Context: an optimization exercise on an open-source flow, tuned for small area. The choices shown serve that exercise and are no tape-out recipe.
The RTL was checked by simulation tests, not by an equivalence proof against the original design.
Not every run is shown, and edits may drop behaviour that the tests do not exercise.

### design/flow/run.sh
#!/bin/bash
# synth_recipe.tcl (not shown) runs the flow's synth.tcl, then flattens the netlist and writes it again
# the make line also repeats each setting of config.mk as NAME=value (left out here)
make -C /OpenROAD-flow-scripts/flow DESIGN_CONFIG=/design/flow/config.mk WORK_HOME=/design/flow/orfs CLKGATE_MAP_FILE= SYNTH_SCRIPT=/design/flow/synth_recipe.tcl finish
### design/flow/config.mk
export PLATFORM = sky130hd
export DESIGN_NAME = wavelet_transform
export DESIGN_NICKNAME = wavelet_transform
export VERILOG_FILES = /design/flow/design.v
export SDC_FILE = /design/flow/constraint.sdc
export NUM_CORES = 4
export LEC_CHECK = 0
export CAP_MARGIN = 20
export CORE_MARGIN = 2
export CORE_UTILIZATION = 40
export SLEW_MARGIN = 20
### design/flow/constraint.sdc
create_clock -name core_clock -period 14.0 [get_ports {clk}]
set_input_delay 2.8000 -clock core_clock [delete_from_list [all_inputs] [get_ports {clk}]]
set_output_delay 2.8000 -clock core_clock [all_outputs]
set_load 0.01 [all_outputs]
### design/flow/design.v
`default_nettype none
module fir #(
    parameter BITS_PER_ELEM = 8,
    parameter SUM_TRUNCATION = 8,
    parameter NUM_ELEM = 7,
    parameter FILTER_VAL = 0,
    parameter MAX_BITS = $clog2({BITS_PER_ELEM{1'b1}}*{BITS_PER_ELEM{1'b1}}*NUM_ELEM)
) (
    input wire clk,
    input wire rst,
    input wire i_start_calc,
    input wire [NUM_ELEM * BITS_PER_ELEM - 1:0] taps,
    output wire signed [SUM_TRUNCATION - 1:0] o_wavelet
);
  wire [NUM_ELEM * BITS_PER_ELEM - 1:0] filter = FILTER_VAL;
  reg signed [MAX_BITS - 1:0] sum;
  reg signed [MAX_BITS - 1:0] working_sum;
  assign o_wavelet = sum[(MAX_BITS - 1): (MAX_BITS) - SUM_TRUNCATION];  
  integer i;
  always @(*) begin
    working_sum = 0;
    for (i = 0; i < NUM_ELEM; i = i + 1) begin
      working_sum = working_sum + $signed(filter[BITS_PER_ELEM*i+:BITS_PER_ELEM]) * $signed(taps[BITS_PER_ELEM*i+:BITS_PER_ELEM]);
    end
  end
  always @(posedge clk) begin
    if (rst) begin
      sum <= 0;
    end else begin
      if (i_start_calc) begin
        sum <= working_sum;
      end
      else begin
        sum <= sum;
      end
    end
  end
endmodule
`default_nettype none
module shift_register_line #(
    parameter TOTAL_TAPS = 9,
    parameter BITS_PER_TAP = 8,
    parameter TOTAL_BITS = 9 * 8
) (
    input wire clk,
    input wire rst,
    input wire signed [BITS_PER_TAP - 1:0] i_value,
    input wire i_data_clk,
    output wire o_start_calc,
    output reg [TOTAL_BITS - 1:0] o_taps
);
  reg stb;
  reg start_calc;
  reg data_clk_previous;  
  reg data_clk_two_previous;  
  always @(posedge clk) begin
    if (rst) begin
      o_taps <= 0;
      stb <= 0;
      start_calc <= 0;
      data_clk_previous <= 0;
      data_clk_two_previous <= 0;
    end else begin
      o_taps <= o_taps;
      start_calc <= 0;
      if (i_data_clk & ~data_clk_previous & ~data_clk_two_previous) begin  
        o_taps <= {o_taps[((TOTAL_BITS-1)-BITS_PER_TAP):0], i_value};
        start_calc <= 1;
      end
      data_clk_previous <= i_data_clk;
      data_clk_two_previous <= data_clk_previous;
    end
  end
  assign o_start_calc = start_calc;
endmodule
`default_nettype none
module output_multiplexer #(
    parameter NUM_FILTERS = 8,
    parameter SUM_TRUNCATION = 8
) (
    input wire clk,
    input wire rst,
    input wire [(NUM_FILTERS*SUM_TRUNCATION - 1):0] i_truncated_wavelet_out,
    input wire [7:0] i_select_output_channel,
    output wire [SUM_TRUNCATION - 1:0] o_multiplexed_wavelet_out
);
  reg [7:0] multiplexer_out;
  assign o_multiplexed_wavelet_out = multiplexer_out;
  always @(posedge clk) begin
    if (rst) begin
      multiplexer_out <= 8'b0;
    end else begin
        case (i_select_output_channel)
          0: multiplexer_out <= i_truncated_wavelet_out[0*(SUM_TRUNCATION) +:SUM_TRUNCATION];
          1: multiplexer_out <= i_truncated_wavelet_out[1*(SUM_TRUNCATION) +:SUM_TRUNCATION];
          2: multiplexer_out <= i_truncated_wavelet_out[2*(SUM_TRUNCATION) +:SUM_TRUNCATION];
          3: multiplexer_out <= i_truncated_wavelet_out[3*(SUM_TRUNCATION) +:SUM_TRUNCATION];
          4: multiplexer_out <= i_truncated_wavelet_out[4*(SUM_TRUNCATION) +:SUM_TRUNCATION];
          5: multiplexer_out <= i_truncated_wavelet_out[5*(SUM_TRUNCATION) +:SUM_TRUNCATION];
          6: multiplexer_out <= i_truncated_wavelet_out[6*(SUM_TRUNCATION) +:SUM_TRUNCATION];
          default: multiplexer_out <= i_truncated_wavelet_out[0+:SUM_TRUNCATION];
        endcase
    end
  end
endmodule
`default_nettype none
`timescale 1ns/1ns
module wavelet_transform #(
    parameter BITS_PER_ELEM = 8,
    parameter TOTAL_FILTERS = 7,
    parameter SUM_TRUNCATION = 8
) (
    input wire clk,
    input wire rst,
    input wire signed [BITS_PER_ELEM - 1:0] i_value,
    input wire i_data_clk,
    input wire [7:0] i_select_output_channel,
    output wire [SUM_TRUNCATION - 1:0] o_multiplexed_wavelet_out,
    output wire o_active,
    output [8:0] io_oeb
);
  wire [(TOTAL_FILTERS*SUM_TRUNCATION - 1):0] truncated_wavelet_out;
  assign io_oeb = 9'b0_0000_0000;
  wire start_calc;
  parameter BASE_FREQ = 1;
  parameter BASE_NUM_ELEM = 3;
  parameter NUM_FILTERS = TOTAL_FILTERS;
  parameter TOTAL_TAPS = 81;  
  parameter BITS_PER_TAP = BITS_PER_ELEM;
  parameter TOTAL_BITS = BITS_PER_TAP * TOTAL_TAPS;
  wire [TOTAL_BITS - 1:0] taps;
  reg active;
  assign o_active = active;
  always @(posedge clk) begin
    if (rst) begin
      active <= 1'b0;
    end else begin
      active <= 1'b1;
    end
  end
  output_multiplexer #(
      .NUM_FILTERS(NUM_FILTERS),
      .SUM_TRUNCATION(SUM_TRUNCATION)
  ) om_1 (
      .clk(clk),
      .rst(rst),
      .i_truncated_wavelet_out(truncated_wavelet_out),
      .i_select_output_channel(i_select_output_channel),
      .o_multiplexed_wavelet_out(o_multiplexed_wavelet_out)
  );
  shift_register_line #(
      .TOTAL_TAPS(TOTAL_TAPS),
      .BITS_PER_TAP(BITS_PER_ELEM),
      .TOTAL_BITS(TOTAL_BITS)
  ) srl_1 (
      .clk  (clk),
      .rst(rst),
      .i_value(i_value),
      .i_data_clk (i_data_clk),
      .o_start_calc (start_calc),
      .o_taps (taps[TOTAL_BITS-1:0])
    );
    fir #(
      .BITS_PER_ELEM(BITS_PER_ELEM),
      .SUM_TRUNCATION(SUM_TRUNCATION),
      .NUM_ELEM(3),
      .FILTER_VAL(24'hC77FC7),
      .MAX_BITS(16)
    ) fir_0 (
      .clk(clk),
      .rst(rst),
      .taps (taps[(BITS_PER_ELEM*3) - 1:0]),
      .o_wavelet(truncated_wavelet_out[7:0]),
      .i_start_calc(start_calc)
    );
    fir #(
      .BITS_PER_ELEM(BITS_PER_ELEM),
      .SUM_TRUNCATION(SUM_TRUNCATION),
      .NUM_ELEM(5),
      .FILTER_VAL(40'hE4DD7FDDE4),
      .MAX_BITS(16)
    ) fir_1 (
      .clk(clk),
      .rst(rst),
      .taps (taps[(BITS_PER_ELEM*5) - 1:0]),
      .o_wavelet(truncated_wavelet_out[15:8]),
      .i_start_calc(start_calc)
    );
    fir #(
      .BITS_PER_ELEM(BITS_PER_ELEM),
      .SUM_TRUNCATION(SUM_TRUNCATION),
      .NUM_ELEM(9),
      .FILTER_VAL(72'hF9DFC81F7F1FC8DFF9),
      .MAX_BITS(17)
    ) fir_2 (
      .clk(clk),
      .rst(rst),
      .taps (taps[(BITS_PER_ELEM*9) - 1:0]),
      .o_wavelet(truncated_wavelet_out[23:16]),
      .i_start_calc(start_calc)
    );
    fir #(
      .BITS_PER_ELEM(BITS_PER_ELEM),
      .SUM_TRUNCATION(SUM_TRUNCATION),
      .NUM_ELEM(15),
      .FILTER_VAL(120'hFEF7E7CFC9F9507F50F9C9CFE7F7FE),
      .MAX_BITS(18)
    ) fir_3 (
      .clk(clk),
      .rst(rst),
      .taps (taps[(BITS_PER_ELEM*15) - 1:0]),
      .o_wavelet(truncated_wavelet_out[31:24]),
      .i_start_calc(start_calc)
    );
    fir #(
      .BITS_PER_ELEM(BITS_PER_ELEM),
      .SUM_TRUNCATION(SUM_TRUNCATION),
      .NUM_ELEM(27),
      .FILTER_VAL(216'h00FEFBF6EDE0D2C8CBE10C416D7F6D410CE1CBC8D2E0EDF6FBFE00),
      .MAX_BITS(18)
    ) fir_4 (
      .clk(clk),
      .rst(rst),
      .taps (taps[(BITS_PER_ELEM*27) - 1:0]),
      .o_wavelet(truncated_wavelet_out[39:32]),
      .i_start_calc(start_calc)
    );
    fir #(
      .BITS_PER_ELEM(BITS_PER_ELEM),
      .SUM_TRUNCATION(SUM_TRUNCATION),
      .NUM_ELEM(47),
      .FILTER_VAL(376'h0000fefdfcfaf6f2ebe4dcd3ccc7c8cfddf30e2e4d67787f78674d2e0ef3ddcfc8c7ccd3dce4ebf2f6fafcfdfe0000),
      .MAX_BITS(19)
    ) fir_5 (
      .clk(clk),
      .rst(rst),
      .taps (taps[(BITS_PER_ELEM*47) - 1:0]),
      .o_wavelet(truncated_wavelet_out[47:40]),
      .i_start_calc(start_calc)
    );
    fir #(
      .BITS_PER_ELEM(BITS_PER_ELEM),
      .SUM_TRUNCATION(SUM_TRUNCATION),
      .NUM_ELEM(81),
      .FILTER_VAL(648'h00000000fefefdfdfcfaf9f7f4f1eeeae5e0dbd6d2cdcac7c7c8ccd2dbe7f505172a3c4e5e6c767c7f7c766c5e4e3c2a1705f5e7dbd2ccc8c7c7cacdd2d6dbe0e5eaeef1f4f7f9fafcfdfdfefe00000000),
      .MAX_BITS(20)
    ) fir_6 (
      .clk(clk),
      .rst(rst),
      .taps (taps[(BITS_PER_ELEM*81) - 1:0]),
      .o_wavelet(truncated_wavelet_out[55:48]),
      .i_start_calc(start_calc)
    );
endmodule
==> results.py, run 1 <==
metrics = {
    "yosys": {
        "ys_warn_count": 10,
        "synthDistinctLibCells": 79,
        "synth_top_family_by_area": "adder cells",
        "yosys.area.top_type_share": 0.3708,
        "synthSimpleGateAreaFrac": 0.05077,
        "muxShareOfSynthArea": 0.005164,
        "synth_area_per_cell_um2": 9.484,
        "synthAdderAreaFrac": 0.6166,
        "synth_area_um2": 208900,
        "ys_async_sr_fraction": 0,
        "synthTopCellsByArea": "fa_1 (37%), ha_1 (25%), inv_1 (11%), dfxtp_1 (6.6%), xnor2_1 (5.4%)",
        "ys_ff_latch": 684,
        "syn_inst": 22022,
        "synth_xor_area_frac": 0.07196,
    },
    "outcome": {
        "status": "finished clean",
    },
    "drt": {
        "viasPerCell": 4.958,
        "drtAntennaViolNets": 0,
    },
    "job": {
        "maxCapViolations": 0,
    },
    "clocking": {
        "cts_hold_buf": 0,
        "clk_path_buf_depth": 4,
        "cts_resized": 0,
        "cts_root_buf": "clkbuf_16",
        "cts.clk_slew.worst_paths_ns": 0.08,
        "postCtsSetupBuffers": 0,
        "cts_tree": "built",
        "cts_buffers": 109,
    },
    "placed_design": {
        "numPortBuffers": 27,
    },
    "floorplanning": {
        "fp.dieW_um": 726.6,
        "die_area_um2": 528000,
    },
    "finish": {
        "final_nets": 30056,
    },
    "timing": {
        "worstMarginPinSlew_ns": 1.301,
        "clock.fmax_ghz": 0.07855,
        "slew_headroom": 0.1263,
        "holdWs_ns": 0.4616,
    },
    "worst_setup_path": {
        "cpMaxStageDelayCell": "dfxtp_1",
        "criticalPathCategory": "register to register",
        "reg2reg_slack_ns": 1.27,
        "cp.required_ns": 14.77,
        "cp.arrival_ns": 13.50,
    },
    "grt": {
        "gr-usage-all-layers": 0.2741,
        "grt_pass1_vias": 151328,
        "grt_max_degree": 144,
    },
}
-- run 1: critical path, delay by kind of cell, from the launching register on --
| kind | cells | cell delay [ns] |
|---|---|---|
| AO/OA/AOI/OAI | 8 | 1.95 |
| XOR/XNOR | 2 | 0.78 |
| adder cells (fa/ha/maj) | 16 | 7.69 |
| buffers and inverters | 12 | 1.16 |
| flip-flops | 1 | 0.65 |
| AND/OR/NAND/NOR | 3 | 0.35 |
-- run 1: flip-flops by register name, summed over array words and instances, names as in the netlist, 8 cells and up --
register,cells
fir_6.sum,8
om_1.multiplexer_out,8
fir_3.sum,8
fir_5.sum,8
fir_4.sum,8
srl_1.o_taps,616
fir_0.sum,8
fir_2.sum,8
fir_1.sum,8
-- run 1: synthesized netlist by cell type, drive strengths merged, types with 164 or more instances --
master / number
a21o: 296
a21oi: 1384
clkbuf: 250
dfxtp: 684
fa: 3869
ha: 4102
inv: 6190
nand2: 1531
nor2: 429
nor2b: 164
o21ai: 337
o21bai: 286
xnor2: 1289
xor2: 397
-- run 1: per-stage QoR --
step | setup slack [ns] | area, µm² | util | cells
6_report | 1.269 | 222200 | 0.4269 | 29098
5_1_grt | 0.6930 | 222200 | 0.4269 | 29094
4_1_cts | 1.230 | 222200 | 0.4269 | 29093
3_5_place_dp | 1.217 | 218300 | 0.4194 | 28897
3_3_place_gp | 1.099 | 218300 | 0.4193 | 28896
2_1_floorplan | 2.645 | 208900 | - | 22030
-- run 1: per-layer routing --
metal	track usage	vias up	share of wire	wire, µm
li1	-	67020	-	-
met1	0.3615	72667	0.42	303100
met2	0.4521	3683	0.47	333700
met3	0.03464	894	0.056	39760
met4	0.1198	16	0.055	39490
met5	0	-	0.00014	103
-- run 1: cell type report --
type / count / area [µm²] / share of cell area
clock buffer: 132 / 2934 / 0.01320
tap: 6942 / 8686 / 0.03908
inverter: 6194 / 23250 / 0.1046
timing repair buffer: 199 / 1617 / 0.007274
clock inverter: 64 / 950.9 / 0.004279
antenna: 5 / 12.51 / 0.00005630
multi-input combinational: 14878 / 171100 / 0.7699
sequential: 684 / 13690 / 0.06162
Figure 1. Clock wires, drivers and flops (run 1).
Scale bar: 200 µm.
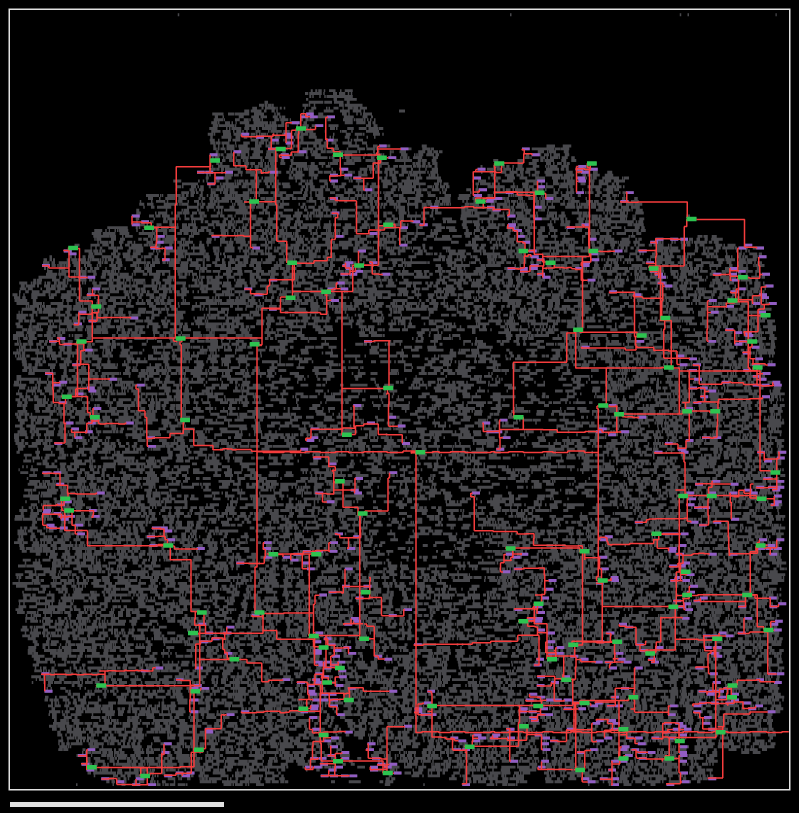
clock wires: drawn in red, length 18100 µm. clock drivers: drawn in green, count 109. flip-flops: drawn in purple, count 684.
There are 110 routed clock nets. Position of the flops: all over the die.
clock latency (worst-skew pair): 0.95 ns
Setup Skew: 0.09673 ns

Figure 2. Metal 3 (run 1).
Scale bar: 200 µm.
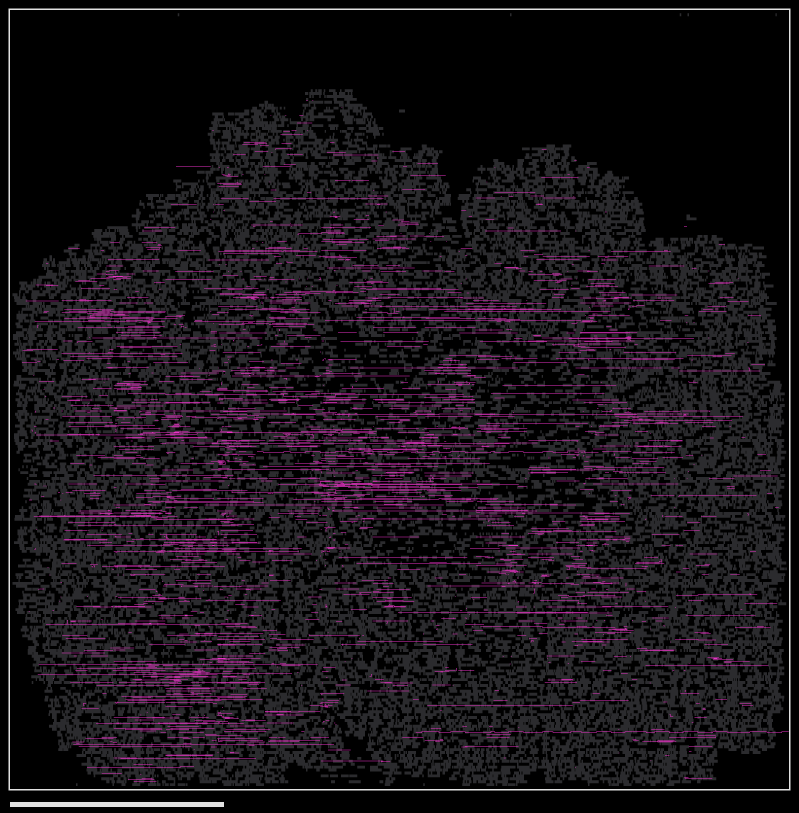
The layer carries 39.8 mm of wire. The longest straight run is 277 µm.
final WL: 716100 µm
via count: 144280
GRT met3 Usage: 0.03464

Figure 3. Path with the least slack (run 1).
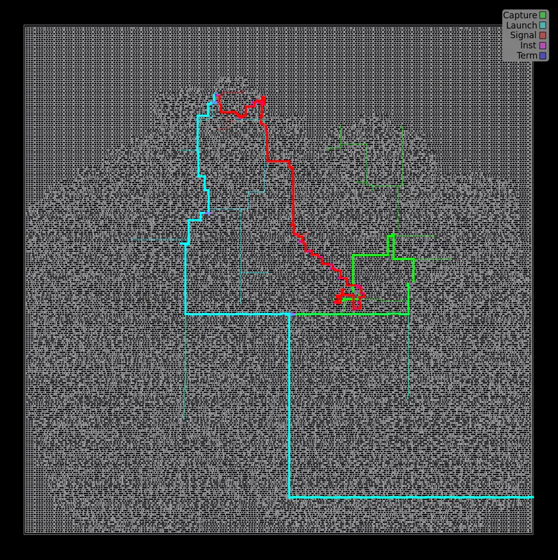
fin crit period: 12.73 ns
final core utilization: 0.4269
Setup TNS: 0 ns
fin cells: 29098

Figure 4. Signal wires by layer (run 1).
Scale bar: 200 µm.
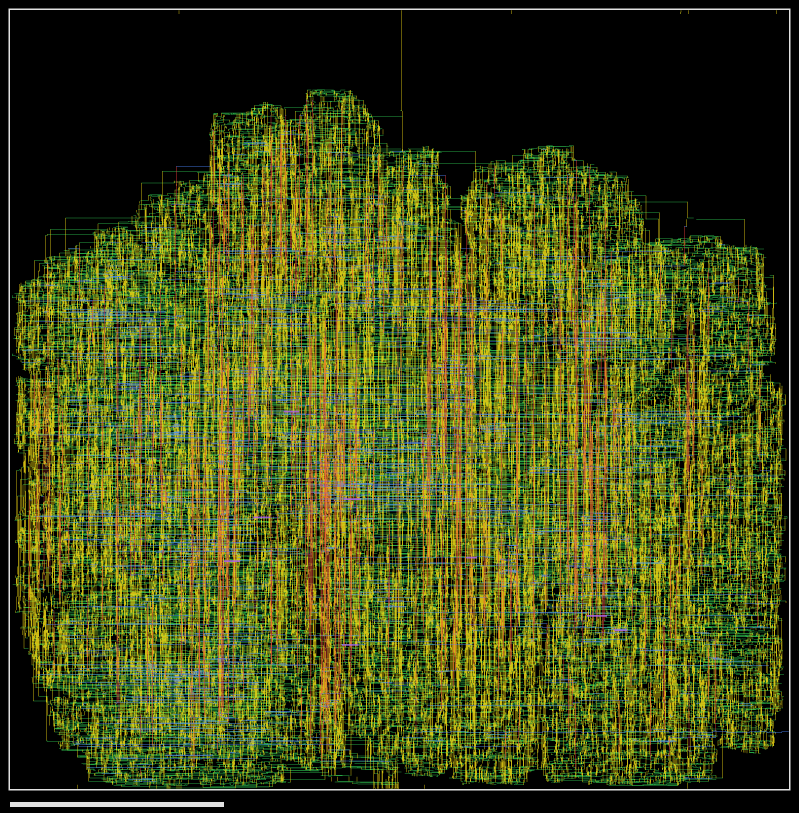

--- run 2: outline of the changes from run 1 ---
design/flow/design.v: 254 -> 3299 lines; modules unchanged: 0
  wavelet_transform: edited, 147 -> 3298 lines
  removed: fir, shift_register_line, output_multiplexer
Figure 5. Signal wires by layer (run 2).
Scale bar: 100 µm.
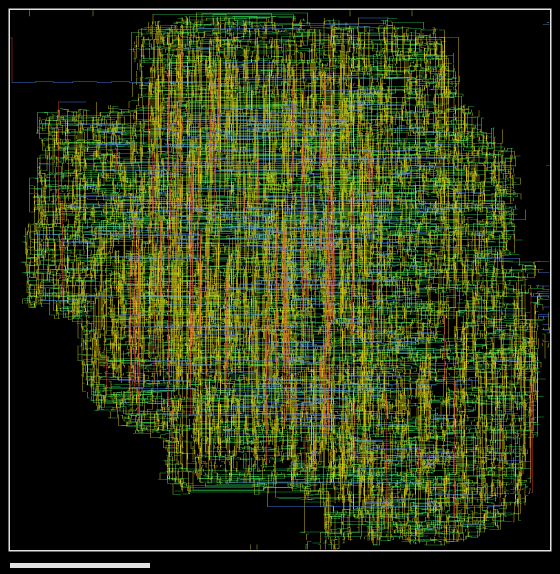
metal 4: drawn in red, wire length 8270 µm. metal 1: drawn in green, wire length 82.7 mm. metal 2: drawn in yellow, wire length 84.4 mm. metal 3: drawn in blue, wire length 13400 µm.
final WL: 188800 µm
via count: 42506
WL per Instance: 23.12 µm
Tot GR Track Use: 0.2592

==> run 2 against run 1 <==
Compared with the run above:
- register-to-register slack worse by 0.67 ns
- worst setup slack worse by 0.67 ns
- worst hold slack lost 0.026 ns
- area after synthesis fell by 72%
- synthesized cell count down 72%
- still clean
- highest routed layer is now met4
- final cell count shrank 72%
- sequential cell count grew 118
- die area fell by 72%
- utilization grew 1.5 points
==> results.py, run 2 <==
metrics = {
    "finish": {
        "largestRegisters": "acc6: 20 flops, acc5: 19 flops",
        "largest_register_ffs": 20,
        "multiInputGateArea_um2": 35900,
        "top_register": "acc6",
        "final_nets": 7432,
    },
    "yosys": {
        "syn_inst": 6268,
        "synthTopCellsByArea": "fa_1 (32%), dfxtp_1 (28%), nand2_1 (8.6%), inv_1 (7.9%), ha_1 (6.4%)",
        "yosysMostFrequentCell": "nand2_1",
        "synth_area_per_cell_um2": 9.251,
        "synthDistinctLibCells": 45,
        "ys_async_sr_fraction": 0,
        "ys_top_cells_by_count": "nand2_1 (1334), inv_1 (1216), fa_1 (937), dfxtp_1 (802), a21oi_1 (594)",
    },
    "drt": {
        "drtAntennaViolNets": 0,
    },
    "timing": {
        "tns_ns": 0,
        "holdWs_ns": 0.4354,
        "clock_skew_ns": 0.06273,
        "clock.fmax_ghz": 0.07462,
        "slew_headroom": 0.2344,
    },
    "clocking": {
        "cts_hold_buf": 0,
        "cts_root_buf": "clkbuf_16",
        "cts.clk_slew.worst_paths_ns": 0.06,
        "cts_buffers": 93,
        "clk_path_buf_depth": 3,
        "cts_resized": 0,
        "clk_latency_ns": 0.74,
        "postCtsSetupBuffers": 0,
    },
    "floorplanning": {
        "die_area_um2": 148000,
        "fp.dieW_um": 384.7,
    },
    "placed_design": {
        "numPortBuffers": 27,
        "place_ws_ns": 0.6078,
        "placedCellCount": 7988,
    },
    "outcome": {
        "status": "finished clean",
    },
    "worst_setup_path": {
        "criticalPathCategory": "register to register",
    },
    "grt": {
        "grt_max_degree": 207,
    },
}
Figure 6. Path with the least slack (run 2).
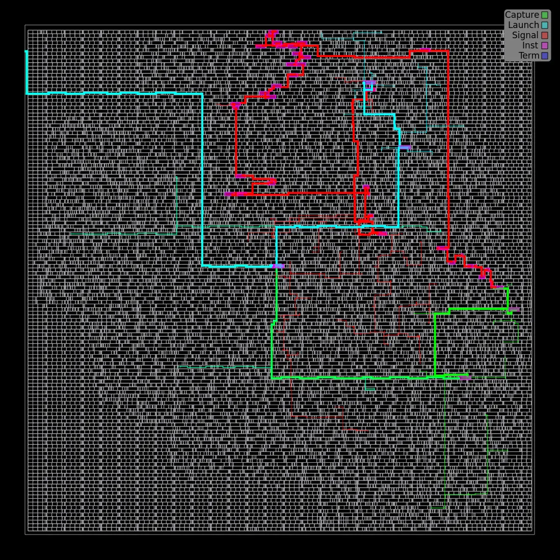
fin crit period: 13.40 ns
fin cells: 8166
Setup WS post-layout: 0.5992 ns
final core utilization: 0.4421

run 2: cell types whose count changed after synthesis, sizes merged, moves of 324 or more:
cell,previous run,this run
inv,6190,1217
fa,3869,937
xnor2,1289,15
xor2,397,2
o21ai,337,13
a21oi,1384,594
ha,4102,295
run 2: cells by family after synthesis:
| group | Yosys count | share of synthesized area |
|---|---|---|
| adders and majority gates | 1237 | 0.3880 |
| DFF | 802 | 0.2769 |
| buffers and inverters | 1563 | 0.1048 |
| muxes | 51 | 0.008912 |
| xor gates and xnor gates | 17 | 0.002568 |
| AOI/OAI and AO/OA | 939 | 0.1035 |
| and+or+nand+nor | 1658 | 0.1152 |
| other | 1 | 0.00006467 |
run 2: final timing paths:
check | depth (start not counted) | endpoint | slack [ns]
worst min-delay path | 2 | u24[5]$_SDFFE_PP0P_ | 0.44
worst min register to register | 2 | u24[5]$_SDFFE_PP0P_ | 0.44
worst max-delay path | 41 | acc6[19]$_SDFFE_PP0P_ | 0.60
worst max register to register | 41 | acc6[19]$_SDFFE_PP0P_ | 0.60
run 2: metrics by stage:
step | cell area, µm²
after global placement | 60260
after global routing | 63580
after CTS | 63580
after floorplan | 58010
final | 63590
after detailed placement | 60260
run 2: metal layers:
metal / track usage / vias up / share of wire
met4: 0.09860 / 0 / 0.044
li1: - / 19279 / -
met1: 0.3629 / 21464 / 0.44
met2: 0.3984 / 1455 / 0.45
met3: 0.04830 / 308 / 0.071
met5: 0 / - / 0
run 2: area by class of cell:
| class | instances | area share |
|---|---|---|
| Timing Repair Buffer | 156 | 0.02125 |
| Multi-Input combinational cell | 3911 | 0.5645 |
| Sequential cell | 802 | 0.2527 |
| Clock inverter | 45 | 0.01055 |
| Inverter | 1217 | 0.07186 |
| Clock buffer | 130 | 0.04162 |
| Tap cell | 1903 | 0.03744 |
| Antenna cell | 2 | 0.00007871 |
run 2: worst max-delay path, delay by kind of cell, from the launching register on:
| kind | cells | cell delay (ns) |
|---|---|---|
| compound gates | 3 | 1.24 |
| flops | 1 | 0.44 |
| xor+xnor | 1 | 0.12 |
| buf+inv | 9 | 0.79 |
| simple gates | 1 | 0.07 |
| fa+ha+maj | 27 | 10.64 |
Figure 7. Metal 3 (run 2).
Scale bar: 100 µm.
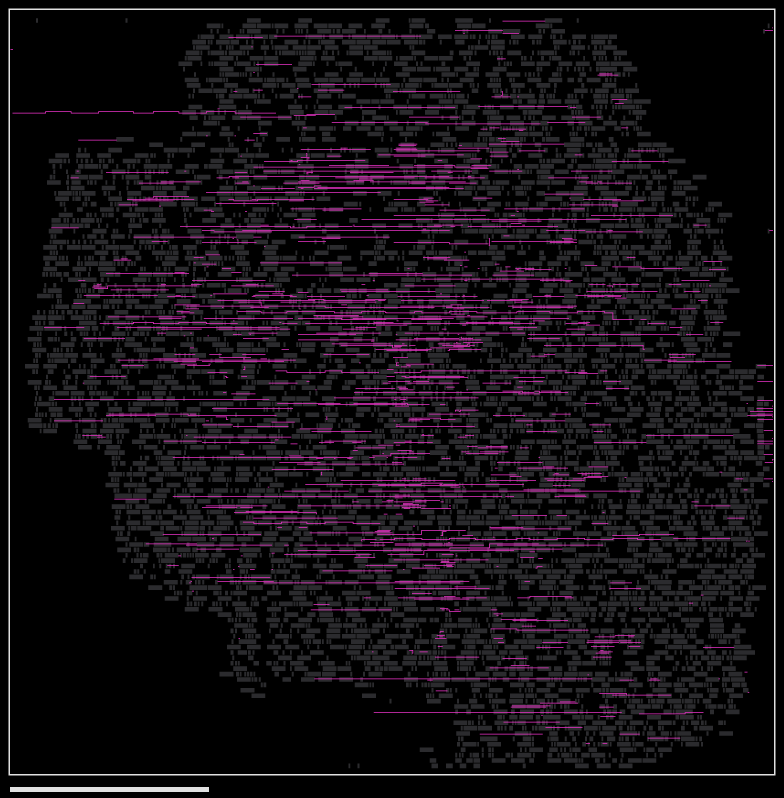

==> run 3: changes to the inputs <==
==> design/flow/flow/run.sh (new file) <==
#!/bin/bash
# Own flow: the standard synthesis, then fixinv.py removes the inverters
# that synthesis left around full-adder cells (a full adder is self-dual, so
# some fa cells are flipped to take and give complemented signals), then
# the standard layout from floorplan to finish on that netlist.
set -euo pipefail
R=orfs/results/${FLOW_PLATFORM}/wavelet_transform/base
bash standard.sh synth > synth.log 2>&1
cp "$R/1_2_yosys.v" 1_2_yosys.std.v
python3 flow/fixinv.py 1_2_yosys.std.v "$R/1_2_yosys.v" > fixinv.log 2>&1
rm -f "$R/1_synth.odb" "$R/1_synth.sdc"
bash standard.sh finish > finish.log 2>&1
==> design/flow/flow/fixinv.py (new file) <==
#!/usr/bin/env python3
"""Remove inverters around full adders in a flat Yosys netlist.

A full adder is self-dual: FA(~a, ~b, ~c) = ~FA(a, b, c) for both outputs.
So each sky130 fa cell may be "flipped": its inputs take the complements of
what they took and its outputs then carry the complements of what they
carried.  This script removes every inverter, chooses which full adders to
flip so that as few signals as possible are needed in both polarities, and
adds back one inverter per signal that is still needed inverted.  The logic
function of the netlist is unchanged.

usage: fixinv.py IN.v OUT.v
"""
import re
import sys
import random

INV = re.compile(r'^sky130_fd_sc_hd__(inv|clkinv)_\d+$')
FA = re.compile(r'^sky130_fd_sc_hd__fa_\d+$')
OUTPINS = {'X', 'Y', 'Q', 'Q_N', 'SUM', 'COUT', 'HI', 'LO'}

src = open(sys.argv[1]).read()
lines = src.split('\n')

# --- parse ---------------------------------------------------------------
ports = set()
mod_start = None
cells = []          # dict(type, name, pins: list[(pin, net)], lo, hi)
i = 0
first_cell_line = None
while i < len(lines):
    ln = lines[i]
    m = re.match(r'^\s*(input|output|inout)\s+(\[[^\]]*\]\s*)?(.*);', ln)
    if m:
        for p in m.group(3).split(','):
            ports.add(p.strip())
    m = re.match(r'^\s*(sky130_fd_sc_hd__\w+)\s+(\S+(?: )?)\s*\($', ln)
    if m:
        if first_cell_line is None:
            first_cell_line = i
        ty, nm = m.group(1), m.group(2)
        pins = []
        j = i + 1
        while not re.match(r'^\s*\);\s*$', lines[j]):
            pm = re.match(r'^\s*\.(\w+)\((.*)\),?\s*$', lines[j])
            assert pm, lines[j]
            pins.append((pm.group(1), pm.group(2).strip()))
            j += 1
        cells.append(dict(type=ty, name=nm, pins=pins, lo=i, hi=j))
        i = j + 1
        continue
    i += 1


def portbase(net):
    n = net.lstrip('\\').strip()
    return re.sub(r'\[\d+\]$', '', n)


isport = lambda net: portbase(net) in ports

driver = {}
for c in cells:
    for p, n in c['pins']:
        if p in OUTPINS:
            driver[n] = c

# removable inverters: output not a port
removable = set()
for ci, c in enumerate(cells):
    if INV.match(c['type']):
        y = dict(c['pins'])['Y']
        if not isport(y):
            removable.add(ci)
inv_in = {}
for ci in removable:
    d = dict(cells[ci]['pins'])
    inv_in[d['Y']] = d['A']


def literal(net):
    p = 0
    while net in inv_in:
        net = inv_in[net]
        p ^= 1
    return net, p


cellidx = {id(c): k for k, c in enumerate(cells)}
isfa = [bool(FA.match(c['type'])) for c in cells]
# FA whose outputs are ports cannot flip
flippable = [False] * len(cells)
for k, c in enumerate(cells):
    if isfa[k]:
        outs = [n for p, n in c['pins'] if p in OUTPINS]
        flippable[k] = not any(isport(n) for n in outs)

# loads: (cell index, pin index, root, parity)
loads = []
byroot = {}
for k, c in enumerate(cells):
    if k in removable:
        continue
    for pi, (p, n) in enumerate(c['pins']):
        if p in OUTPINS:
            continue
        r, par = literal(n)
        loads.append((k, pi, r, par))
        byroot.setdefault(r, []).append(len(loads) - 1)
# port nets that are roots need parity 0 (they are loads of themselves)
portroot = set()
for c in cells:
    for p, n in c['pins']:
        if p in OUTPINS and isport(n):
            portroot.add(n)

rootdrv = {}
for r in byroot:
    d = driver.get(r)
    rootdrv[r] = cellidx[id(d)] if d is not None else None

s = [0] * len(cells)


def phys(li):
    k, pi, r, par = loads[li]
    v = par
    d = rootdrv[r]
    if d is not None:
        v ^= s[d]
    if isfa[k] and cells[k]['pins'][pi][0] in ('A', 'B', 'CIN'):
        v ^= s[k]
    return v


def rootcost(r):
    return 1 if any(phys(li) for li in byroot[r]) else 0


# roots touched by each FA
touch = {}
for k in range(len(cells)):
    if not (isfa[k] and flippable[k]):
        continue
    rs = set()
    for p, n in cells[k]['pins']:
        if p in OUTPINS:
            if n in byroot:
                rs.add(n)
        else:
            rs.add(literal(n)[0])
    touch[k] = rs

total0 = sum(rootcost(r) for r in byroot)
cands = list(touch.keys())
rng = random.Random(1)
import math
cur = total0
best = cur
bests = list(s)
T = 2.0
steps = 400 * max(1, len(cands))
for it in range(steps):
    k = cands[rng.randrange(len(cands))]
    before = sum(rootcost(r) for r in touch[k])
    s[k] ^= 1
    d = sum(rootcost(r) for r in touch[k]) - before
    if d <= 0 or rng.random() < math.exp(-d / T):
        cur += d
        if cur < best:
            best = cur
            bests = list(s)
    else:
        s[k] ^= 1
    T = max(0.05, 2.0 * (1 - it / steps))
s = bests
passes = steps
total1 = sum(rootcost(r) for r in byroot)

def vnet(n):
    return n + ' ' if n.startswith('\\') else n


# --- rewrite ---------------------------------------------------------------
newinv = {}
newcells = []
newwires = []
conn = {}   # (k, pi) -> net
for li, (k, pi, r, par) in enumerate(loads):
    if phys(li):
        if r not in newinv:
            nm = 'fixinv_n%d' % len(newinv)
            newinv[r] = nm
            newwires.append(nm)
            newcells.append('  sky130_fd_sc_hd__inv_1 fixinv_%d (\n    .A(%s),\n    .Y(%s)\n  );'
                            % (len(newinv) - 1, vnet(r), nm))
        conn[(k, pi)] = newinv[r]
    else:
        conn[(k, pi)] = r

drop = set()
for ci in removable:
    for x in range(cells[ci]['lo'], cells[ci]['hi'] + 1):
        drop.add(x)
repl = {}
for k, c in enumerate(cells):
    if k in removable:
        continue
    for pi, (p, n) in enumerate(c['pins']):
        if (k, pi) in conn and conn[(k, pi)] != n:
            ln = c['lo'] + 1 + pi
            repl[ln] = re.sub(r'\.(\w+)\((.*)\)', lambda m: '.%s(%s)' % (m.group(1), vnet(conn[(k, pi)])), lines[ln], count=1)

out = []
for x, ln in enumerate(lines):
    if x == first_cell_line:
        out.extend('  wire %s;' % w for w in newwires)
    if x in drop:
        continue
    out.append(repl.get(x, ln))
    if x == first_cell_line - 1:
        pass
# append new inverter cells before endmodule
em = max(x for x, ln in enumerate(out) if ln.strip() == 'endmodule')
out[em:em] = newcells
open(sys.argv[2], 'w').write('\n'.join(out))
sys.stderr.write('inverters: %d removable, %d before, %d after; %d fa flipped of %d; passes %d\n'
                 % (len(removable), total0, total1, sum(s), len(cands), passes))
==> design/flow/standard.sh (new file) <==
#!/bin/bash
# synth_recipe.tcl (not shown) runs the flow's synth.tcl, then flattens the netlist and writes it again
# the make line also repeats each setting of config.mk as NAME=value (left out here)
make -C /OpenROAD-flow-scripts/flow DESIGN_CONFIG=/design/flow/config.mk WORK_HOME=/design/flow/orfs CLKGATE_MAP_FILE= SYNTH_SCRIPT=/design/flow/synth_recipe.tcl "${@:-finish}"
removed: design/flow/run.sh
Figure 8. Metal 3 (run 3).
Scale bar: 100 µm.
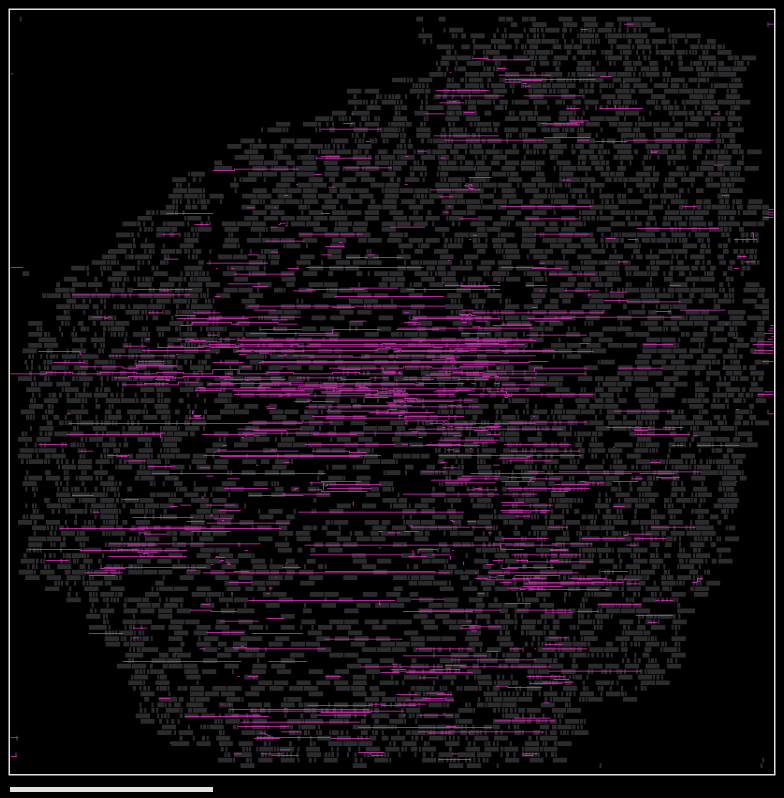
469 nets have wire on it. The wires run mostly horizontal.
via count: 40037
final WL: 186100 µm

==> run 3 against run 2 <==
Compared with the run above:
- synthesized cell count is 11% lower
- non-clock buffer count is 14 higher
- utilization is 0.066 points higher
- clock skew is 0.049 ns higher
- fmax is 2.5% lower
- sequential share of layout area is 1.2 points higher
- via count is 5.8% lower
- first-iteration DRC count is 1.0% higher
- critical path type unchanged
- highest routed layer unchanged
==> results.py, run 3 <==
metrics = {
    "grt": {
        "grt_pass1_vias": 40326,
        "gr-usage-all-layers": 0.2658,
        "grt_max_degree": 231,
        "grt_remaining_overflow": 0,
    },
    "clocking": {
        "cts_tree": "built",
        "cts_root_buf": "clkbuf_16",
        "clk_latency_ns": 0.77,
        "cts_resized": 0,
        "cts_buffers": 94,
        "cts.clk_slew.worst_paths_ns": 0.07,
        "postCtsSetupBuffers": 0,
        "cts_hold_buf": 0,
        "clk_path_buf_depth": 3,
    },
    "worst_setup_path": {
        "cp.required_ns": 14.68,
        "worst-r2r-cell-count": 38,
        "r2r_end": "acc6[19]$_SDFFE_PP0P_",
        "path_buf_inv": 6,
        "path_delay_family": "adder cells",
        "max_stage_delay_ns": 1.03,
        "reg2reg_slack_ns": 0.25,
        "cp.arrival_ns": 14.43,
        "criticalPathCategory": "register to register",
        "worstPathMaxFanout": 21,
        "cpMaxStageDelayCell": "a222oi_1",
    },
    "min_path": {
        "worst_hold_startpoint": "u74[5]$_SDFFE_PP0P_",
        "hold_depth": 2,
        "worstHoldPathType": "register to register",
        "whs_endpoint": "u75[5]$_SDFFE_PP0P_",
    },
    "finish": {
        "largest_register_ffs": 20,
        "final_nets": 6730,
        "layout_common_cells": "nand2_1 (1334), fa_1 (937), dfxtp_1 (799)",
        "top_register": "acc6",
        "largestRegisters": "acc6: 20 flops, acc5: 19 flops",
        "fillers": 13015,
    },
    "timing": {
        "slew_headroom": 0.2099,
        "timing.final.crit_share": 0.9820,
        "final_hold_viol_count": 0,
        "tns_ns": 0,
        "worstMarginPinSlew_ns": 1.185,
        "setup_viol": 0,
        "clock_skew_ns": 0.1114,
        "clock.fmax_ghz": 0.07274,
        "min_period_ns": 13.75,
        "fin_ws_ns": 0.2519,
    },
    "floorplanning": {
        "die-height_um": 375.8,
        "coreArea_um2": 137300,
        "fp.dieW_um": 375.8,
        "initial_core_util": 0.4027,
        "die_area_um2": 141200,
    },
    "placed_design": {
        "numPortBuffers": 27,
        "place_ws_ns": 0.3462,
    },
    "drt": {
        "route.detailed.drc": 0,
        "drtAntennaViolNets": 0,
        "first_pass_iters": 11,
        "viasPerCell": 5.447,
        "routedWlPerCell_um": 25.32,
    },
    "yosys": {
        "ys_warn_count": 1,
        "syn_inst": 5551,
        "synth_area_per_cell_um2": 9.961,
        "synth_area_um2": 55290,
    },
    "job": {
        "maxCapViolations": 0,
    },
    "outcome": {
        "status": "finished clean",
    },
}
Figure 9. Gate families picked out (run 3).
Scale bar: 100 µm.
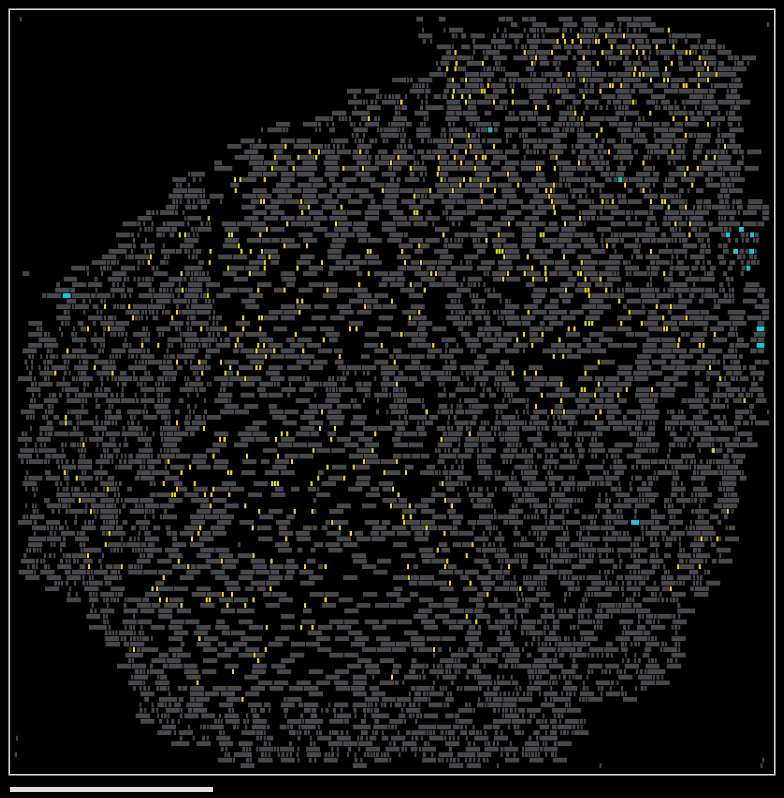
AND and OR gates: drawn in cyan, cells 12, most used or3_1. inverters: drawn in yellow, cells 500, most used inv_1, where all over the die.
most common cell after layout, fill and taps aside: nand2_1
fin cells: 7350
multi-input combinational area share: 0.5904

run 3: changes by cell type in the layout (fill, tap and decap cells not counted), sizes merged:
| cell | before | now |
|---|---|---|
| inv | 1223 | 506 |
| buf | 130 | 144 |
| bufinv | 11 | 5 |
| clkbuf | 130 | 134 |
| clkinv | 27 | 23 |
| clkinvlp | 1 | 4 |
| diode | 2 | 1 |
run 3: worst max-delay path by stage:
stage / from / to / slack (ns) / depth (start not counted)
after floorplan: ph0$_SDFF_PP0_ / acc6[19]$_SDFFE_PP0P_ / 1.33 / 39
after global placement: ph1$_SDFF_PP0_ / acc6[19]$_SDFFE_PP0P_ / 0.32 / 38
after detailed placement: ph1$_SDFF_PP0_ / acc6[19]$_SDFFE_PP0P_ / 0.35 / 38
after CTS: ph1$_SDFF_PP0_ / acc6[19]$_SDFFE_PP0P_ / 0.36 / 38
after global routing: ph0$_SDFF_PP0_ / acc6[19]$_SDFFE_PP0P_ / 0.09 / 38
final: ph0$_SDFF_PP0_ / acc6[19]$_SDFFE_PP0P_ / 0.25 / 38
run 3: per-stage QoR:
step                instance area, µm²  std cells    util  hold WS (ns)
floorplan                        55320       5559       -        0.4244
global placement                 57570       7175  0.4192        0.4420
detailed placement               57580       7177  0.4193        0.4456
CTS                              60800       7349  0.4428        0.3831
global route                     60800       7349  0.4428        0.4233
finish                           60800       7350  0.4428        0.3897
run 3: routing by layer:
| layer | track usage | vias up | share of wire |
|---|---|---|---|
| met1 | 0.3782 | 20515 | 0.44 |
| li1 | - | 17877 | - |
| met5 | 0 | - | 0 |
| met2 | 0.4054 | 1373 | 0.45 |
| met4 | 0.09987 | 0 | 0.040 |
| met3 | 0.04511 | 272 | 0.068 |
run 3: layout make-up:
class,instances,area [µm²],area share
flip-flops and latches,802,16070,0.2642
clock inverters,38,503.0,0.008272
inverters,500,1878,0.03089
repair buffers,170,1496,0.02461
diodes,1,2.502,0.00004116
multi-input cells,3911,35900,0.5904
well taps,1794,2245,0.03692
clock buffers,134,2713,0.04461
Figure 10. Path with the least slack (run 3).
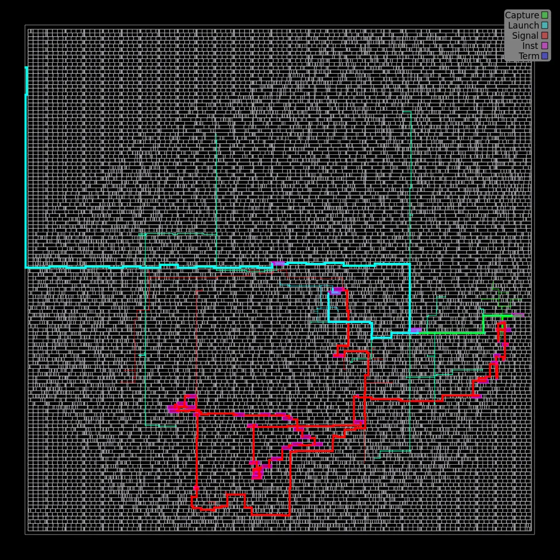

==> run 4: too many edits to list; what changed since run 3 <==
design/flow/design.v: 3299 -> 3306 lines; modules unchanged: 0
  wavelet_transform: edited, 3298 -> 3305 lines
==> design/flow/flow/run.sh (replaced) <==
#!/bin/bash
# Own flow: the standard synthesis, then fixinv.py removes the inverters
# that synthesis left around full-adder cells (a full adder is self-dual, so
# some fa cells are flipped to take and give complemented signals), then
# the standard layout from floorplan to finish on that netlist, with
# clock tree synthesis told to use smaller clock buffers and no dummy loads.
set -euo pipefail
R=orfs/results/${FLOW_PLATFORM}/wavelet_transform/base
bash standard.sh synth > synth.log 2>&1
cp "$R/1_2_yosys.v" 1_2_yosys.std.v
python3 flow/fixinv.py 1_2_yosys.std.v "$R/1_2_yosys.v" > fixinv.log 2>&1
rm -f "$R/1_synth.odb" "$R/1_synth.sdc"
CTS="-sink_clustering_enable -repair_clock_nets -dont_use_dummy_load"
if [[ -f flow/cts_args ]]; then CTS="$CTS $(cat flow/cts_args)"; fi
bash standard.sh finish "CTS_ARGS=$CTS" > finish.log 2>&1
==> design/flow/flow/cts_args (new file) <==
-buf_list sky130_fd_sc_hd__clkbuf_8
Figure 11. Path with the least slack (run 4).
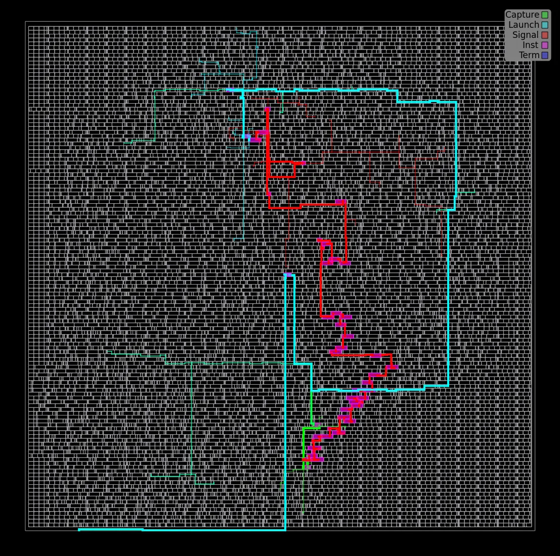
final core utilization: 0.4504
fin crit period: 13.86 ns
fin cells: 5806

==> run 4 against run 3 <==
Compared with the run above:
- die area fell by 8.3%
- area after synthesis fell by 8.4%
- synthesized cell count fell by 29%
- first-iteration DRC count fell by 23%
- global-route usage fell by 0.81 points
- sequential cell count fell by 32
==> results.py, run 4 <==
metrics = {
    "outcome": {
        "status": "finished clean",
    },
    "placed_design": {
        "globalplace.congestion": 1.063,
        "place_area_um2": 54320,
        "place_ws_ns": -0.3272,
    },
    "grt": {
        "grt_pass1_vias": 35255,
        "grt_max_degree": 214,
        "grt_remaining_overflow": 0,
        "gr-usage-all-layers": 0.2577,
    },
    "worst_setup_path": {
        "max_stage_delay_ns": 0.62,
        "criticalPathCategory": "register to register",
        "r2r_end": "acc6[18]$_DFF_P_",
        "reg2reg_slack_ns": 0.14,
        "cpMaxStageDelayCell": "fa_1",
        "worst-r2r-cell-count": 41,
        "worstPathMaxFanout": 14,
        "cp.required_ns": 14.66,
        "cp.arrival_ns": 14.52,
    },
    "finish": {
        "final_nets": 5416,
        "layout_common_cells": "fa_1 (895), dfxtp_1 (767), a22o_1 (572)",
        "largest_register_ffs": 20,
        "largestRegisters": "acc6: 20 flops, acc5: 19 flops",
        "stdcell_area_um2": 56560,
        "fillers": 11492,
        "final_common_cell": "fa_1",
    },
    "floorplanning": {
        "fp.dieW_um": 359.9,
        "coreArea_um2": 125600,
        "die-height_um": 359.9,
        "rows": 130,
        "die_area_um2": 129500,
        "initial_core_util": 0.4034,
    },
    "timing": {
        "final_hold_viol_count": 0,
        "setup_viol": 0,
        "clock_skew_ns": 0.1312,
        "timing.final.crit_share": 0.9899,
        "clock.fmax_ghz": 0.07216,
        "fin_ws_ns": 0.1414,
        "tns_ns": 0,
        "worstMarginPinSlew_ns": 1.209,
        "slew_headroom": 0.1941,
    },
    "clocking": {
        "cts.clk_slew.worst_paths_ns": 0.05,
        "clk_path_buf_depth": 3,
        "cts_tree": "built",
        "cts_root_buf": "clkbuf_8",
        "clk_latency_ns": 0.89,
        "cts_buffers": 138,
    },
    "min_path": {
        "hold_depth": 1,
        "worst_hold_startpoint": "u55[3]$_DFF_P_",
        "whs_endpoint": "u56[3]$_DFF_P_",
        "worstHoldPathType": "register to register",
    },
    "yosys": {
        "syn_inst": 3933,
        "ys_warn_count": 1,
        "synth_area_per_cell_um2": 12.88,
        "synth_area_um2": 50650,
    },
    "drt": {
        "routedWlPerCell_um": 28.43,
        "route.detailed.drc": 0,
        "viasPerCell": 5.810,
        "drtAntennaViolNets": 0,
    },
    "job": {
        "maxCapViolations": 0,
    },
}
Figure 12. Metal 3 (run 4).
Scale bar: 100 µm.
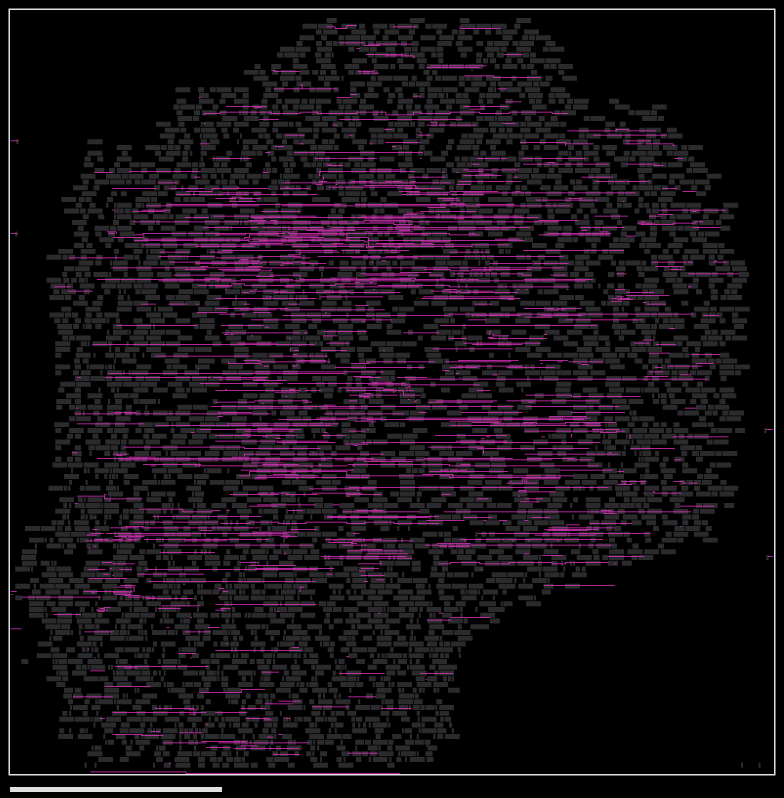
483 nets have wire on it. The wires run mostly horizontal. The layer carries 16200 µm of wire.
GRT met3 Usage: 0.07963
final WL: 165000 µm
via count: 33731

[run 4: worst max-delay path by stage]
stage	cells after the start	endpoint	slack, ns	startpoint
finish	41	acc6[18]$_DFF_P_	0.14	ph1$_SDFF_PP0_
global route	43	acc6[18]$_DFF_P_	-0.22	ph2$_SDFF_PP0_
CTS	38	acc5[18]$_DFF_P_	0.02	ph2$_SDFF_PP0_
detailed placement	39	acc6[18]$_DFF_P_	-0.33	ph2$_SDFF_PP0_
global placement	39	acc6[18]$_DFF_P_	-0.19	ph2$_SDFF_PP0_
floorplan	39	acc5[18]$_DFF_P_	0.04	ph1$_SDFF_PP0_
[run 4: stage by stage]
step / hold slack (ns) / instances
floorplan: 0.4248 / 3941
global placement: 0.4394 / 5652
detailed placement: 0.4447 / 5652
CTS: 0.4314 / 5802
global route: 0.4661 / 5804
finish: 0.4439 / 5806
[run 4: critical path, delay by kind of cell (launching register included)]
kind / cells / cell delay [ns]
flops: 1 / 0.36
compound gates: 2 / 0.75
fa+ha+maj: 29 / 11.30
xor+xnor: 2 / 0.27
buf+inv: 8 / 0.91
[run 4: area by class of cell]
class	instances	area [µm²]	share of cell area
Sequential cell	770	15430	0.2727
Clock buffer	138	1899	0.03358
Timing Repair Buffer	330	2689	0.04754
Antenna cell	3	7.507	0.0001327
Tap cell	1650	2064	0.03650
Multi-Input combinational cell	2567	33160	0.5862
Inverter	348	1319	0.02331
[run 4: routing by layer]
metal | up-vias | global-route usage | wire length (µm)
met5 | - | 0 | 30
met2 | 1437 | 0.3783 | 72470
met1 | 17629 | 0.3523 | 68970
met4 | 6 | 0.1085 | 7324
li1 | 14320 | - | -
met3 | 339 | 0.07963 | 16250
[run 4: what timing repair did]
action / 4_1_cts / 5_1_grt
buffers inserted: 11 / 1
hold endpoints to repair: 0 / 0
setup endpoints to repair: 8 / 7
pin swaps: 58 / 34
gates cloned: 1 / 0
hold buffers: 0 / 0
gates resized for setup: 39 / 21
Figure 13. Clock wires, drivers and flops (run 4).
Scale bar: 100 µm.
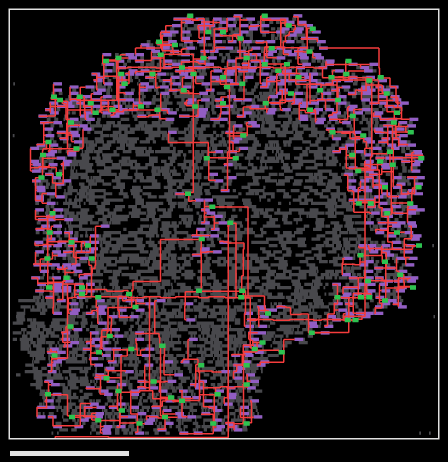

==> run 5: changes to the inputs <==
==> design/flow/flow/run.sh (replaced) <==
#!/bin/bash
# Own flow: the standard synthesis, then fixinv.py removes the inverters
# that synthesis left around full-adder cells (a full adder is self-dual, so
# some fa cells are flipped to take and give complemented signals), then
# the standard layout from floorplan to finish on that netlist.
set -euo pipefail
R=orfs/results/${FLOW_PLATFORM}/wavelet_transform/base
bash standard.sh synth > synth.log 2>&1
cp "$R/1_2_yosys.v" 1_2_yosys.std.v
python3 flow/fixinv.py 1_2_yosys.std.v "$R/1_2_yosys.v" > fixinv.log 2>&1
rm -f "$R/1_synth.odb" "$R/1_synth.sdc"
bash standard.sh finish > finish.log 2>&1
removed: design/flow/flow/cts_args
Figure 14. Clock wires, drivers and flops (run 5).
Scale bar: 100 µm.
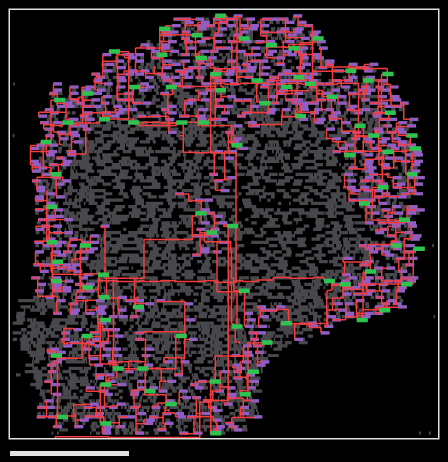
clock drivers: drawn in green, count 84. flip-flops: drawn in purple, count 770. clock wires: drawn in red, length 10500 µm.
There are 85 routed clock nets. Position of the flops: all over the die.
clock latency (worst-skew pair): 0.72 ns

==> run 5 against run 4 <==
Compared with the run above:
- still clean on timing, DRC and antenna
- sequential share of layout area down 0.47 points
- design area up 1.8%
- non-clock buffer count up 3
- routed wire length down 0.26%
- worst setup slack better by 0.080 ns
- critical path type unchanged
==> results.py, run 5 <==
metrics = {
    "clocking": {
        "cts_root_buf": "clkbuf_16",
        "cts_hold_buf": 0,
        "cts.clk_slew.worst_paths_ns": 0.06,
        "cts_tree": "built",
        "cts_buffers": 84,
        "clk_path_buf_depth": 3,
    },
    "yosys": {
        "ys_warn_count": 1,
        "synth_area_um2": 50650,
        "synth_area_per_cell_um2": 12.88,
        "syn_inst": 3933,
    },
    "finish": {
        "multiInputGateArea_um2": 33160,
        "largest_register_ffs": 20,
        "fin_util": 0.4584,
        "largestRegisters": "acc6: 20 flops, acc5: 19 flops",
        "fillers": 11394,
        "final_nets": 5365,
        "register_area_um2": 15430,
    },
    "min_path": {
        "worstHoldPathType": "register to register",
    },
    "placed_design": {
        "globalplace.congestion": 1.063,
        "numPortBuffers": 27,
    },
    "grt": {
        "grt_pass1_vias": 34965,
        "grtUsageMet3": 0.07263,
        "grt_max_degree": 214,
    },
    "worst_setup_path": {
        "reg2reg_slack_ns": 0.22,
        "criticalPathCategory": "register to register",
        "cp.arrival_ns": 14.36,
        "worstPathMaxFanout": 14,
        "cpMaxStageDelayCell": "fa_1",
        "path_delay_family": "adder cells",
        "max_stage_delay_ns": 0.60,
    },
    "timing": {
        "clock.fmax_ghz": 0.07258,
        "holdWs_ns": 0.4544,
        "min_period_ns": 13.78,
        "tns_ns": 0,
        "setup_viol": 0,
        "clock_skew_ns": 0.04505,
    },
    "job": {
        "maxCapViolations": 0,
    },
    "outcome": {
        "status": "finished clean",
    },
    "drt": {
        "drtAntennaViolNets": 0,
        "routedWlPerCell_um": 28.28,
    },
    "floorplanning": {
        "coreArea_um2": 125600,
        "die_area_um2": 129500,
        "fp.dieW_um": 359.9,
    },
}
Figure 15. Signal wires by layer (run 5).
Scale bar: 100 µm.
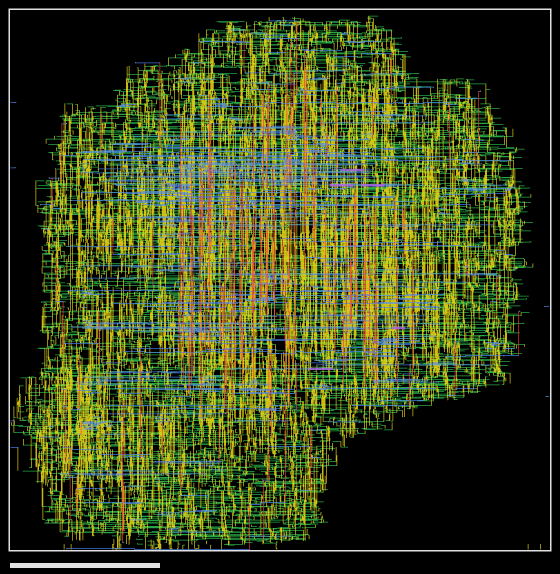
metal 2: drawn in yellow, wire length 72.8 mm. metal 1: drawn in green, wire length 69.3 mm. metal 5: drawn in purple, wire length 62.6 µm. metal 3: drawn in blue, wire length 15600 µm. metal 4: drawn in red, wire length 6790 µm.
final WL: 164600 µm
Tot GR Track Use: 0.2552

[run 5: final timing paths]
path                            depth (start not counted)          endpoint        startpoint
worst min register to register                          2  acc4[17]$_DFF_P_  acc4[17]$_DFF_P_
worst max-delay path                                   42  acc6[18]$_DFF_P_    ph2$_SDFF_PP0_
worst min-delay path                                    2  acc4[17]$_DFF_P_  acc4[17]$_DFF_P_
worst max register to register                         42  acc6[18]$_DFF_P_    ph2$_SDFF_PP0_
[run 5: what timing repair did]
action,4_1_cts,5_1_grt
gates resized for setup,24,38
setup endpoints to repair,6,8
gates cloned,0,2
pin swaps,43,48
buffers inserted,3,10
hold endpoints to repair,0,0
[run 5: per-layer routing]
metal	vias up	wire length, µm
met4	10	6794
li1	14305	-
met1	17543	69330
met2	1463	72800
met3	309	15620
met5	-	62
[run 5: layout make-up]
cell class              instances  share of cell area
diodes                          2          0.00008695
clock buffers                 122             0.04287
clock inverters                29            0.006782
inverters                     348             0.02291
multi-input cells            2567              0.5761
flip-flops and latches        770              0.2680
well taps                    1650             0.03587
repair buffers                333             0.04741
[run 5: per-stage QoR]
| step | setup WS (ns) | cells |
|---|---|---|
| after detailed placement | -0.3272 | 5652 |
| after global routing | -0.1152 | 5819 |
| after floorplan | 0.04156 | 3941 |
| after CTS | 0.004448 | 5806 |
| after global placement | -0.1882 | 5652 |
| final | 0.2218 | 5821 |
[run 5: worst register-to-register path, delay by kind of cell, from the launching register on]
family,cells,cell delay [ns]
adders and majority gates,31,11.78
AOI/OAI and AO/OA,2,0.68
buffers and inverters,7,0.52
DFF,1,0.37
xor gates and xnor gates,2,0.31

==> gallery <==
Gate families picked out.
Scale bar: 100 µm.
shot_01.png
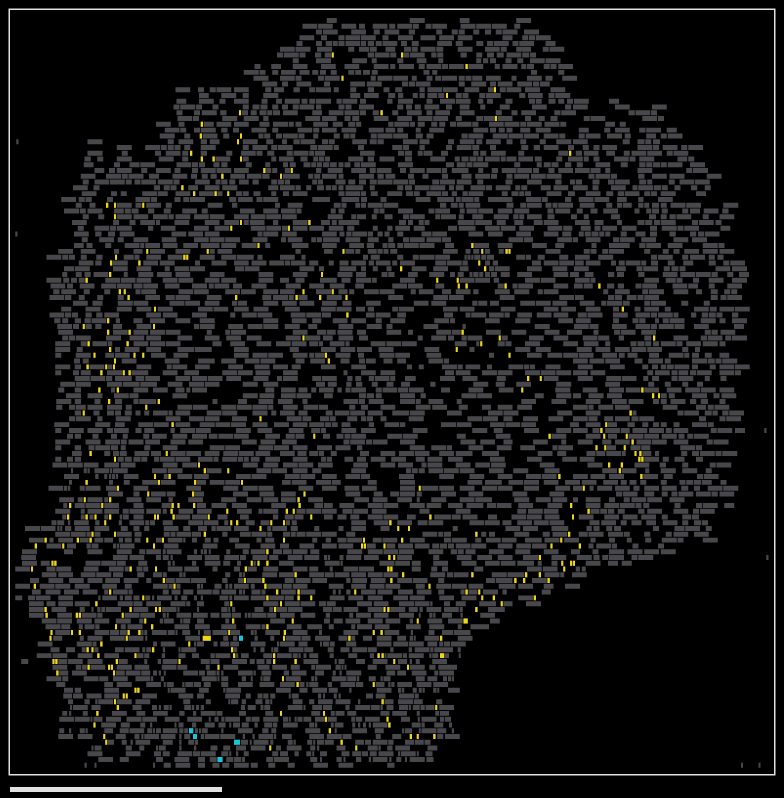
shot_02.png
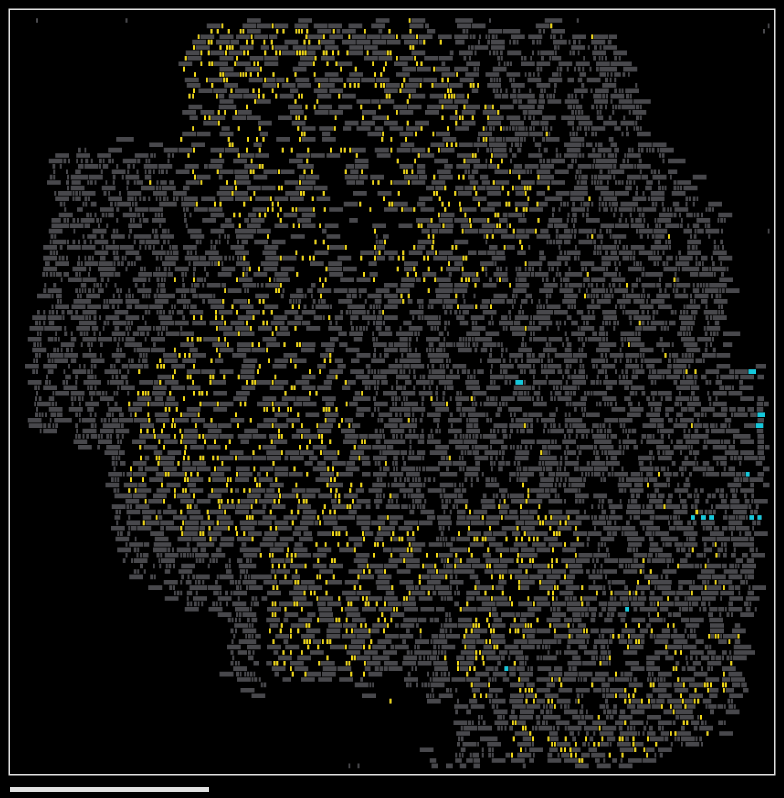
The one with the most cells is shot_02.png.
| picture | from |
|---|---|
| shot_02.png | run 2 |
| shot_01.png | run 4 |

[separate check: timing with driven ports]
The flow's constraints put no driver on any port. The routed layouts listed below were extracted and timed again, unchanged, in two steps. Step 1: set_driving_cell puts a clkbuf_16 on clk and a buf_2 on each other input, an assumption about the parent block. Step 2 times the ports against the registers' clock, not the clock port: input delays grow and output delays shrink by t, the midpoint of the rising clock arrivals with the driver on. Slacks: ideal ports / drivers / drivers and shift; pairs: ideal ports / drivers.
run | t, ns | slack for setup (ns) | worst setup path after step 2 | clock arrival spread, ns
run 1 | 1.026 | 1.269 / 1.269 / 1.269 | register to register | 0.097 / 0.097
run 2 | 0.781 | 0.599 / 0.599 / 0.599 | register to register | 0.065 / 0.064
run 3 | 0.784 | 0.252 / 0.252 / 0.252 | register to register | 0.115 / 0.115
run 4 | 0.891 | 0.141 / 0.141 / 0.141 | register to register | 0.135 / 0.134
run 5 | 0.767 | 0.222 / 0.222 / 0.222 | register to register | 0.048 / 0.048
After both steps setup and hold are still met in every run listed.
